Context: an optimization exercise on an open-source flow, tuned for small area. The choices shown serve that exercise and are no tape-out recipe.
Only simulation tests tie the RTL to the original design; equivalence was not proved.
Some runs may be left out. An edit can pass the tests and still lose a function that they never use.

Figure 1. Wiring heat map (run 1).
Scale: 1 px per um. 30 x 30 tiles, from dark blue (low) to red (high), scaled to the fullest tile. Values are wire area over tile area, all layers added.
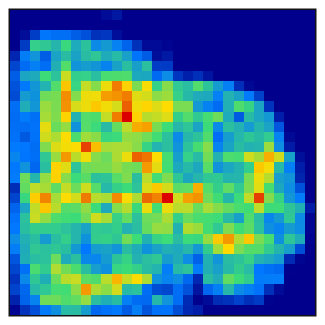
Figure 2. Metal 3 (run 1).
Scale: 1.5 px per um.
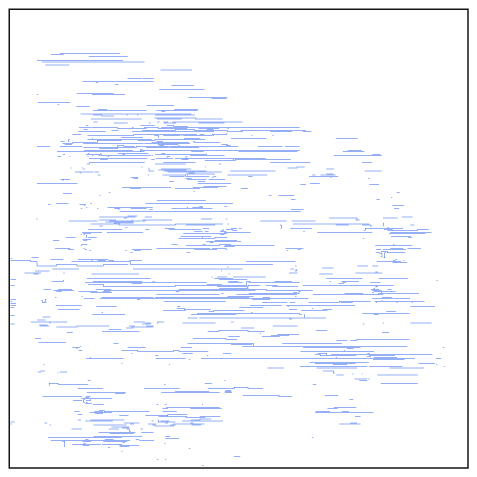
Figure 3. A small window of the routed layout (run 1).
Region (214, 214) to (244, 244) um. Cells in gray, sequential cells in the stronger gray; small squares are vias.
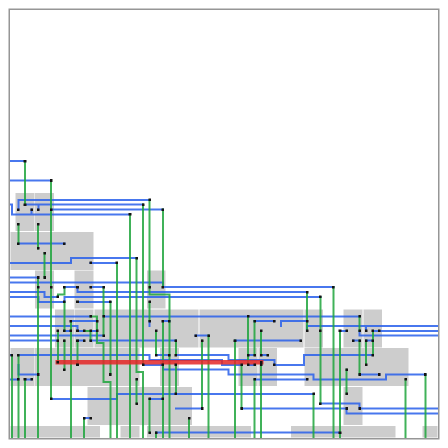
==> design.v <==
module flopren(input  logic       clk,
               input  logic       reset,
               input  logic       en, 
               input  logic [29:0] d, 
               output logic [29:0] q);
  always_ff @(posedge clk, posedge reset)
    if      (reset) q <= 4'b0;
    else if (en)    q <= d;
endmodule
module mux4(input  logic [29:0] d0, d1, d2, d3,
            input  logic [1:0] s,
            output logic [29:0] y);
   assign y = s[1] ? (s[0] ? d3 : d2) 
                   : (s[0] ? d1 : d0); 
endmodule
module mux2a(input  logic [7:0] d0, d1, 
            input  logic       s,
            output logic [7:0] y);
   assign y = s ? d1 : d0; 
endmodule
module fdiv (input  logic [31:0] N, D,
			input  logic [1:0] c1,
			input  logic [5:0] op,
			input  logic rm,
			input  logic reset,
			input  logic clk ,
            output logic [31:0] Q);
logic [29:0] ia;
logic [29:0] ina ;
logic [29:0] inb ;
logic [29:0] regc;
logic [29:0] rega;
logic [29:0] regb;
logic [29:0] regd;
logic [59:0] mult_output;
logic [59:0] comp_output;
logic [29:0] Nf;
logic [29:0] Df;
logic [29:0] rem;
logic [29:0] prem;
logic [29:0] rn;
logic [29:0] rz;
logic [29:0] mat;
logic [29:0] trunc;
logic [29:0] inc;
logic [29:0] dec;
logic [29:0] rne;
logic [1:0] rzd;
logic [7:0] ne;
logic sl1;
logic [7:0] nd;
logic [7:0] ned;
logic [7:0] ndd;
assign Nf = 30'b100000000000000000000000000000 | {N[22:0], 6'b0};
assign Df = 30'b100000000000000000000000000000 | {D[22:0], 6'b0};
assign ia = 30'b011000000000000000000000000000;
assign ne = N[30:23] - D[30:23] ;
assign nd = D[30:23] - N[30:23];
assign sl1 = D[30:23] > N[30:23];
assign ned = ne + 8'b01111111;
assign ndd = 8'b01111111 - nd;
mux2a mux2a ((ned), (ndd), sl1, Q [30:23]);
mux4 muxA (ia, regc, rega, prem, op[1:0], ina);
mux4 muxB (Nf, Df, rega, regb, c1, inb);
mux4 muxRN (trunc, dec, inc, rne, rzd, rn);
flopren RA (clk, reset, op [4], mult_output [58:29], rega);
flopren RC (clk, reset, op [2], comp_output [58:29], regc);
flopren RB (clk, reset, op [3], mult_output [58:29], regb);
flopren RD (clk, reset, op [5], mult_output [59:30], regd);
assign mult_output = ina * inb;
assign comp_output  = ~mult_output;
assign rem = regd - Nf;
assign prem = 30'b0;
assign rne = 30'b0;
assign trunc = rega + 30'b000000000000000000000000010000;
assign inc = rega + 30'b000000000000000000000001010000;
assign dec = rega + 30'b111111111111111111111111001111;
assign Q [31] = N[31] ^ D[31];
assign Q [22:0] = rn [28:5];
always @(*)
  begin
    case ({rega[6], rem[29:28], rm})
      4'b0000  : rzd <= 0;	
      4'b0001  : rzd <= 0;
      4'b0010  : rzd <= 0;
      4'b0011  : rzd <= 0;
	  4'b0100  : rzd <= 0;
	  4'b0101  : rzd <= 0;
      4'b0110  : rzd <= 0;
      4'b0111  : rzd <= 1;
	  4'b1000  : rzd <= 3;	
      4'b1001  : rzd <= 0;
      4'b1010  : rzd <= 2;
      4'b1011  : rzd <= 0;
	  4'b1100  : rzd <= 0;
	  4'b1101  : rzd <= 0;
      4'b1110  : rzd <= 0;
      4'b1111  : rzd <= 0;
      default : rzd <= 0; 
    endcase
  end
endmodule
==> run.sh <==
#!/bin/bash
# synth_recipe.tcl (not shown) runs the flow's synth.tcl, then flattens the netlist and writes it again
# the make line also repeats each setting of config.mk as NAME=value (left out here)
make -C /OpenROAD-flow-scripts/flow DESIGN_CONFIG=/design/flow/config.mk WORK_HOME=/design/flow/orfs CLKGATE_MAP_FILE= SYNTH_SCRIPT=/design/flow/synth_recipe.tcl finish
==> config.mk <==
export PLATFORM = sky130hd
export DESIGN_NAME = fdiv
export DESIGN_NICKNAME = fdiv
export VERILOG_FILES = /design/flow/design.v
export SDC_FILE = /design/flow/constraint.sdc
export NUM_CORES = 4
export LEC_CHECK = 0
export CAP_MARGIN = 20
export CORE_MARGIN = 2
export CORE_UTILIZATION = 40
export SLEW_MARGIN = 20
==> constraint.sdc <==
create_clock -name core_clock -period 11.0 [get_ports {clk}]
set_input_delay 2.2000 -clock core_clock [delete_from_list [all_inputs] [get_ports {clk}]]
set_output_delay 2.2000 -clock core_clock [all_outputs]
set_load 0.01 [all_outputs]
==> results.sh, run 1 <==
export IMPL_synth_async_reset_ratio=1.000
export IMPL_synth_edf_count=0
export IMPL_setup_violations=0
export IMPL_drc=0
export IMPL_hpwl_um=106900
export IMPL_rsz0062_at_grt="false"
export IMPL_drv_cap=0
export IMPL_first_pass_iters=6
export IMPL_cpMaxStageDelayCell="o21ai_2"
export IMPL_worst_ep_required_time_ns=11.31
export IMPL_finalWorstSetupSlack_ns=0.2366
export IMPL_fin_crit_ns=10.76
export IMPL_slowest_delay_ns=0.74
export IMPL_antenna_left=0
export IMPL_clk_latency_ns=0.43
export IMPL_tightest_slew_ns=1.063
export IMPL_cts_sinks=114
export IMPL_io_pin_count=107
export IMPL_synth_common_cells="inv_1 (847), fa_1 (781), nor2_1 (616), nand2_1 (495), ha_1 (282)"
export IMPL_cts_buffer_depth=2
export IMPL_ctsHoldBuffers=0
export IMPL_path_max_fanout=10
export IMPL_cts_inserted_buffers=17
export IMPL_avgSynthCellArea_um2=8.629
export IMPL_fin_crit_sh=0.9785
export IMPL_crit_type="in -> reg"
export IMPL_synth_ff_type="dfrtp_1"
export IMPL_grt_pass1_vias=31880
export IMPL_ys_ff_latch=114
export IMPL_syn_inst=4197
export IMPL_final_area_mm2=0.04095
export IMPL_ys_warnings_count=2
export IMPL_grt_pass1_wl_um=198900
export IMPL_fin_setup_tns_ns=0
export IMPL_drive_gt1_frac=0.09328
export IMPL_io_buffers=106
export IMPL_start_util=0.4030
export IMPL_slew_headroom=0.2913
export IMPL_cpLargestDelayFamily="adder cells"
export IMPL_cp_common_cell="fa_1"
export IMPL_cts_tree="done"
export IMPL_die_x_um=304.9
export IMPL_fin_skew_ns=0.01202
export IMPL_num_fill_cells=8808
export IMPL_cts_setup_buffers=0
export IMPL_synthToLayoutAreaGrowth_pct=13.07
export IMPL_clkTransAtPathRegs_ns=0.06
export IMPL_core_area_mm2=0.08987
export IMPL_layout_nets=5456
export IMPL_max_freq_mhz=92.91
export IMPL_cts_root_buf="clkbuf_16"
export IMPL_via_per_inst=5.460
export IMPL_synth_most_common_cell="inv_1"
export IMPL_antenna_found_initial=2
export IMPL_holdWs_ns=0.5025
export IMPL_yosysUniqueCellTypes=72
export IMPL_ys_top_cells_by_area="fa_1 (43%), ha_1 (9.7%), inv_1 (8.8%), dfrtp_1 (7.9%), nor2_1 (6.4%)"
export IMPL_wirelength_um=130100
export IMPL_ys_seq_area_frac=0.07877
export IMPL_synth_area_leader_cell="fa_1"
export IMPL_routabilityCongestion=0.9879
export IMPL_first_iter_violations=2524
export IMPL_post_place_ws_ns=-0.2959
export IMPL_die_area_mm2=0.09296
export IMPL_die_h_um=304.9
export IMPL_synth_top_cell_area_share=0.4317
export IMPL_startpoint_type="input pin"
export IMPL_outcome="timing/DRC/antenna clean"
export IMPL_rows=110
export IMPL_hold_viol=0
export IMPL_grt_max_degree=67
export IMPL_endpoint_kind="register"
export IMPL_critical_path_buf_inv_count=8
export IMPL_syn_area_mm2=0.03621
export IMPL_gr_total_overflow=0
export IMPL_placed_area_mm2=0.04032
export IMPL_critical_path_arrival_ns=11.07
export IMPL_drv_slew=0
export IMPL_track_usage=0.2870
export IMPL_min_path_type="reg -> reg"
export IMPL_htree_levels=4
## Picture notes: Figure 1
nearly empty tiles: 22%
fullest tile: 0.67
emptiest ninth of the die: top right
mean over tiles: 0.23
densest ninth of the die: middle
Vias: 30070
DR WL/cell: 23.62 um

## Picture notes: Figure 2
longest straight run: 142 um
wire length on this layer: 10000 um
share of all routed wire: 7.7%
nets with wire on the layer: 363
main direction: horizontal

## Picture notes: Figure 3
| color | layer |
|---|---|
| blue | metal 1 |
| red | metal 3 |
| green | metal 2 |
most frequent: nor2_1 (14), fa_1 (6)
cells with their middle in the window: 20
sequential cells in the window: 0

run 1: worst register-to-register path, delay by kind of cell, from the launching register on:
family	cells	cell delay, ns
mux	1	0.30
compound gates	9	2.52
fa+ha+maj	9	4.26
simple gates	1	0.16
xor+xnor	1	0.15
flops	1	0.75
buf+inv	7	0.95
run 1: per-layer routing:
layer	global-route usage	up-vias	wire length [um]
met5	0	-	0
met4	0.1270	0	6843
met3	0.04687	308	10030
met2	0.4810	1279	62220
met1	0.3659	15390	50990
li1	-	13100	-
run 1: path summary, 6_finish.rpt:
path                           from  endpoint  slack (ns)  cells after the start
max                            N[4]  RA.q[27]        0.24                     29
min                         RB.q[3]   RB.q[3]        0.50                      1
max reg2reg                RA.q[10]  RA.q[27]        1.81                     28
min reg2reg                 RB.q[3]   RB.q[3]        0.50                      1
max in group asynchronous     reset   RA.q[7]        7.44                      3
min in group asynchronous     reset  RB.q[21]        2.22                      2
run 1: placed cells by master (no fill, tap or decap), types with 13 or more instances in the layout:
master / n
nand2_1: 495
clkbuf_16: 17
o21ai_0: 66
a22oi_1: 28
dfrtp_1: 114
a21o_1: 32
a31oi_1: 18
a22o_1: 22
xnor2_1: 29
and3_1: 17
mux2_2: 82
ha_1: 282
xor2_1: 13
buf_12: 51
a21oi_1: 129
clkdlybuf4s50_1: 103
nand2b_1: 20
mux2i_1: 24
nand4_1: 28
nand3_1: 42
nor2_1: 616
and2_1: 20
fa_1: 781
inv_1: 846
o21bai_1: 15
or3_1: 13
nor3_1: 23
o21a_1: 24
buf_4: 187
run 1: registers in the layout (all words and copies together), names as in the netlist:
| signal | count |
|---|---|
| RB.q | 30 |
| RD.q | 24 |
| RC.q | 30 |
| RA.q | 30 |
run 1: area by class of cell:
cell class | instances | area, um^2 | share of cell area
clock buffer | 20 | 456.7 | 0.01115
multi-input combinational | 2993 | 29350 | 0.7168
timing repair buffer | 344 | 3471 | 0.08476
antenna | 1 | 2.502 | 0.00006111
tap | 1176 | 1471 | 0.03593
clock inverter | 12 | 156.4 | 0.003819
inverter | 848 | 3186 | 0.07780
sequential | 114 | 2853 | 0.06967
run 1: metrics by stage:
step,util,cells
3_5_place_dp,0.4486,5475
2_1_floorplan,-,4197
5_1_grt,0.4556,5507
4_1_cts,0.4555,5507
3_3_place_gp,0.4486,5475
6_report,0.4556,5508
run 1: repair_timing:
action / CTS / global route
hold endpoints to repair: 0 / 0
endpoints found under the setup margin: 0 / 15
resized for setup: 0 / 8
run 1: logic make-up after synthesis:
family	share of synthesized area
AND/OR/NAND/NOR	0.1511
buffers and inverters	0.1137
adder cells (fa/ha/maj)	0.5292
AO/OA/AOI/OAI	0.08244
flip-flops	0.07877
multiplexers	0.03462
XOR/XNOR	0.01016
==> run 2: too many edits to list; what changed since run 1 <==
design.v: 102 -> 1905 lines; modules unchanged: 3
  fdiv: edited, 82 -> 1877 lines
  fdiv_fa: new, 4 lines
  fdiv_ha: new, 4 lines
==> module fdiv_ha as of run 2 <==
module fdiv_ha (input logic a, b, output logic s, co);
  assign s = a ^ b;
  assign co = a & b;
endmodule
==> module fdiv_fa as of run 2 <==
module fdiv_fa (input logic a, b, ci, output logic s, co);
  assign s = a ^ b ^ ci;
  assign co = (a & b) | (ci & (a ^ b));
endmodule
--- a/config.mk
+++ b/config.mk
@@ -10,2 +10,4 @@
 export CORE_UTILIZATION = 40
 export SLEW_MARGIN = 20
+export SYNTH_HIERARCHICAL = 1
+export SYNTH_MINIMUM_KEEP_SIZE = 0
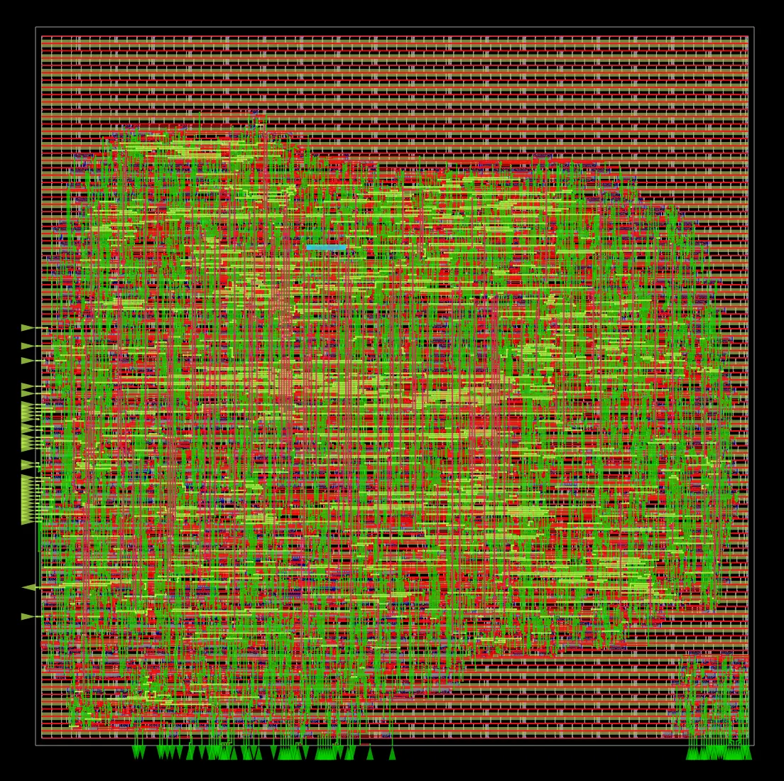
Figure 4: run 2, routing view.
max layer used: met5
WL met3: 9588 um
M1 WL: 39900 um

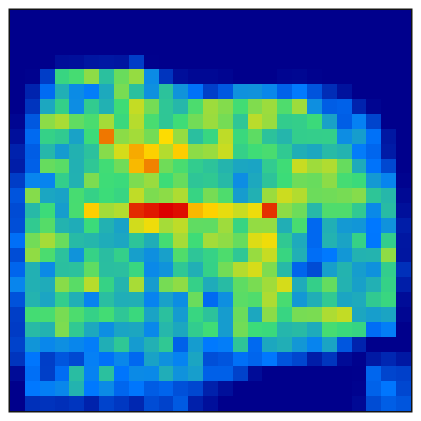
Figure 5: run 2, wiring heat map.
Scale: 1.5 px per um. 27 x 27 tiles, from dark blue (low) to red (high), scaled to the fullest tile. Values are wire area over tile area, all layers added.
fullest tile: 0.82
tiles over half the peak: 23%
mean over tiles: 0.25

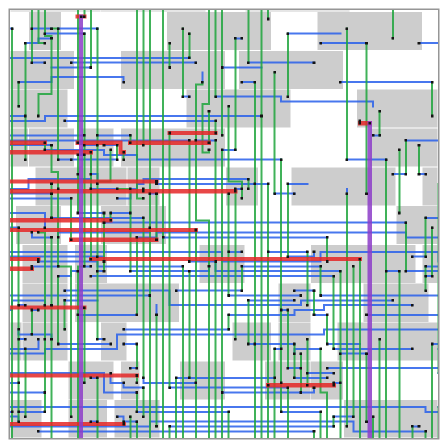
Figure 6: run 2, a small window of the routed layout.
Region (185, 185) to (215, 215) um. Cells in gray, sequential cells in the stronger gray; small squares are vias.
| color | layer |
|---|---|
| red | metal 3 |
| green | metal 2 |
| blue | metal 1 |
| purple | metal 4 |
sequential cells in the window: 0
cells with their middle in the window: 42
most frequent: fa_1 (15), xnor2_1 (8), o22ai_1 (8)

==> run 2 against run 1 <==
  * Worst hold slack about the same
  * Core utilization down 0.062 points
  * Via count down 18%
  * Register-to-register slack better by 0.92 ns
  * Count of clock-buffer cells in the layout down 3
  * Synthesized cell count down 31%
  * Global-route usage up 0.98 points
  * Area after synthesis down 23%
  * Die area down 23%
  * First-iteration DRC count up 7.8%
==> results.sh, run 2 <==
export IMPL_outcome="timing/DRC/antenna clean"
export IMPL_synth_area_leader_cell="fa_1"
export IMPL_cts_buffer_depth=2
export IMPL_cts_sinks=114
export IMPL_holdCritStartpoint="regb[23]"
export IMPL_cts_tree="done"
export IMPL_syn_inst=2899
export IMPL_fin_skew_ns=0.01446
export IMPL_synth_common_cells="xnor2_1 (448), fa_1 (423), o22ai_1 (301), clkbuf_1 (183), nand2_1 (171)"
export IMPL_clk_latency_ns=0.42
export IMPL_hold_viol=0
export IMPL_rows=96
export IMPL_htree_levels=4
export IMPL_cts_inserted_buffers=17
export IMPL_grt_pass1_wl_um=158600
export IMPL_final_common_cell="xnor2_1"
export IMPL_yosysUniqueCellTypes=80
export IMPL_drc=0
export IMPL_ys_seq_area_frac=0.1029
export IMPL_tightest_slew_ns=1.135
export IMPL_grt_pass1_vias=25460
export IMPL_min_path_type="reg -> reg"
export IMPL_seq_area_mm2=0.002853
export IMPL_gr_total_overflow=0
export IMPL_synth_top_family_by_area="adder cells"
export IMPL_multi_input_area_mm2=0.02369
export IMPL_max_freq_mhz=93.82
export IMPL_worstReg2RegEnd="rega[0]"
export IMPL_ys_warnings_count=7
export IMPL_r2r_slack_ns=2.73
export IMPL_avgSynthCellArea_um2=9.562
export IMPL_synthAdderAreaFrac=0.3696
export IMPL_hold_path_end="regb[23]"
export IMPL_routabilityCongestion=1.028
export IMPL_synth_xor_area_frac=0.1503
export IMPL_hpwl_um=84950
export IMPL_layout_nets=3620
export IMPL_synthMuxAreaShare=0.04884
export IMPL_track_usage=0.2968
export IMPL_fin_crit_ns=10.66
export IMPL_die_h_um=267.3
export IMPL_drive_gt1_frac=0.1260
export IMPL_drv_cap=0
export IMPL_syn_area_mm2=0.02772
export IMPL_slew_headroom=0.2433
export IMPL_ys_ff_latch=114
export IMPL_synthToLayoutAreaGrowth_pct=12.58
export IMPL_worst_ep_required_time_ns=11.30
export IMPL_dr_wl_met2_um=49010
export IMPL_antenna_found_initial=4
export IMPL_layout_common_cells="xnor2_1 (446), fa_1 (423), o22ai_1 (301)"
export IMPL_cts_root_buf="clkbuf_16"
export IMPL_synth_top_cell_area_share=0.3055
export IMPL_first_pass_iters=8
export IMPL_post_place_cells=3892
export IMPL_startpoint_type="input pin"
export IMPL_critical_path_arrival_ns=10.95
export IMPL_yosys_area_share_simple=0.09122
export IMPL_synth_most_common_cell="xnor2_1"
export IMPL_first_iter_violations=2720
export IMPL_post_drt_wl_per_cell_um=26.86
export IMPL_rsz0062_at_grt="false"
export IMPL_synth_ff_type="dfrtp_1"
export IMPL_cts_setup_buffers=0
[run 2: changes by cell type in the layout (fill, tap and decap cells not counted), moves of 53 or more]
cell      delta
nand2_1    -324
o22ai_1    +300
xnor2_1    +417
fa_1       -358
nor2_1     -501
inv_1      -769
ha_1       -140
o221ai_1    +53
[run 2: cell type report]
type	instances	area share
clock inverter	15	0.005934
multi-input combinational	2457	0.7590
clock buffer	17	0.01363
tap	931	0.03733
inverter	91	0.01107
antenna	2	0.0001604
sequential	114	0.09142
timing repair buffer	299	0.08147
[run 2: what timing repair did]
action                                  4_1_cts  5_1_grt
hold buffers                                  0        0
gates resized for setup                       1        6
pin swaps                                     0        2
endpoints found under the hold margin         0        0
endpoints found under the setup margin        1        2
[run 2: kinds of logic (layout without fill, tap and decap cells)]
group,after synthesis,in the layout
AOI/OAI and AO/OA,788,788
adders and majority gates,565,565
and+or+nand+nor,518,518
xor gates and xnor gates,473,473
buffers and inverters,342,422
DFF,114,114
muxes,98,98
other,1,17
[run 2: worst max-delay path by stage]
stage | start | end | slack (ns) | cells after the start
global route | N[8] | Q[22] | 0.0006 | 25
global placement | N[8] | Q[22] | -0.06 | 25
detailed placement | N[8] | Q[22] | -0.12 | 25
finish | op[0] | rega[0] | 0.34 | 26
floorplan | op[1] | regc[27] | 0.13 | 31
CTS | N[8] | Q[22] | 0.03 | 25
[run 2: per-module statistics from Yosys (local to each module, per instance)]
module | flops+latches | cells inside | area, um^2
fdiv_ha | 0 | 1 | 12.51
fdiv_fa | 0 | 1 | 20.02
fdiv | 114 | 2436 | 18770
[run 2: routing by layer]
metal  track usage  vias to the layer above
met5             0                        -
met4        0.1672                        2
met3       0.05416                      302
met2        0.4828                     1431
met1        0.3719                    12380
li1              -                    10480
[run 2: through the flow]
stage	hold WS [ns]	setup TNS, ns	util	instance area (um^2)	worst slack, ns
finish	0.5025	0	0.4550	31210	0.3409
global route	0.5150	0	0.4550	31200	0.0005711
CTS	0.5035	0	0.4544	31170	0.03230
detailed placement	0.4786	-0.1710	0.4455	30560	-0.1202
global placement	0.4798	-0.06058	0.4455	30560	-0.06058
floorplan	0.4526	0	-	27770	0.1310
[run 2: worst max-delay path, cell delays in order]
cell             delay [ns]
clkdlybuf4s50_1        0.62
nor2b_2                0.28
buf_12                 0.18
a22oi_1                0.28
inv_1                  0.16
ha_1                   0.23
or2_2                  0.36
inv_2                  0.31
buf_4                  0.40
xnor2_1                0.20
o22ai_1                0.17
fa_1                   0.42
fa_1                   0.47
fa_1                   0.45
fa_1                   0.47
fa_1                   0.56
o22ai_1                0.12
nor4_1                 0.51
o21ai_0                0.36
a311oi_1               0.43
nor3_1                 0.15
a21oi_2                0.42
buf_4                  0.24
and2_1                 0.15
fa_1                   0.48
mux2_2                 0.30

## port drivers added, routing unchanged
No port has a modelled driver above. Below, the same layouts with a new extraction and two added sets of constraints. Step 1 assumes that a clkbuf_16 drives the clock port and a buf_2 every other input. Step 2 adds t to the input delays and takes it off the output delays; t is the mean of the earliest and latest rising clock arrival at the registers after step 1. Input paths then give back, and output paths get back, about the clock's delay inside the block. Slacks: no drivers / after step 1 / after step 2; pairs: no drivers / after step 1.
run | t (ns) | setup slack, ns | hold WS [ns] | clock arrival spread, ns
run 1 | 0.474 | 0.237 / 0.260 / -0.214 | 0.502 / 0.502 / 0.502 | 0.012 / 0.012
run 2 | 0.464 | 0.341 / 0.288 / -0.176 | 0.503 / 0.503 / 0.503 | 0.014 / 0.014
With both steps, setup timing fails in run 1 and run 2, where it was met with ideal ports. For run 2, which loses most, drivers alone change the setup slack by -0.053 ns; drivers and shift together by -0.517 ns.
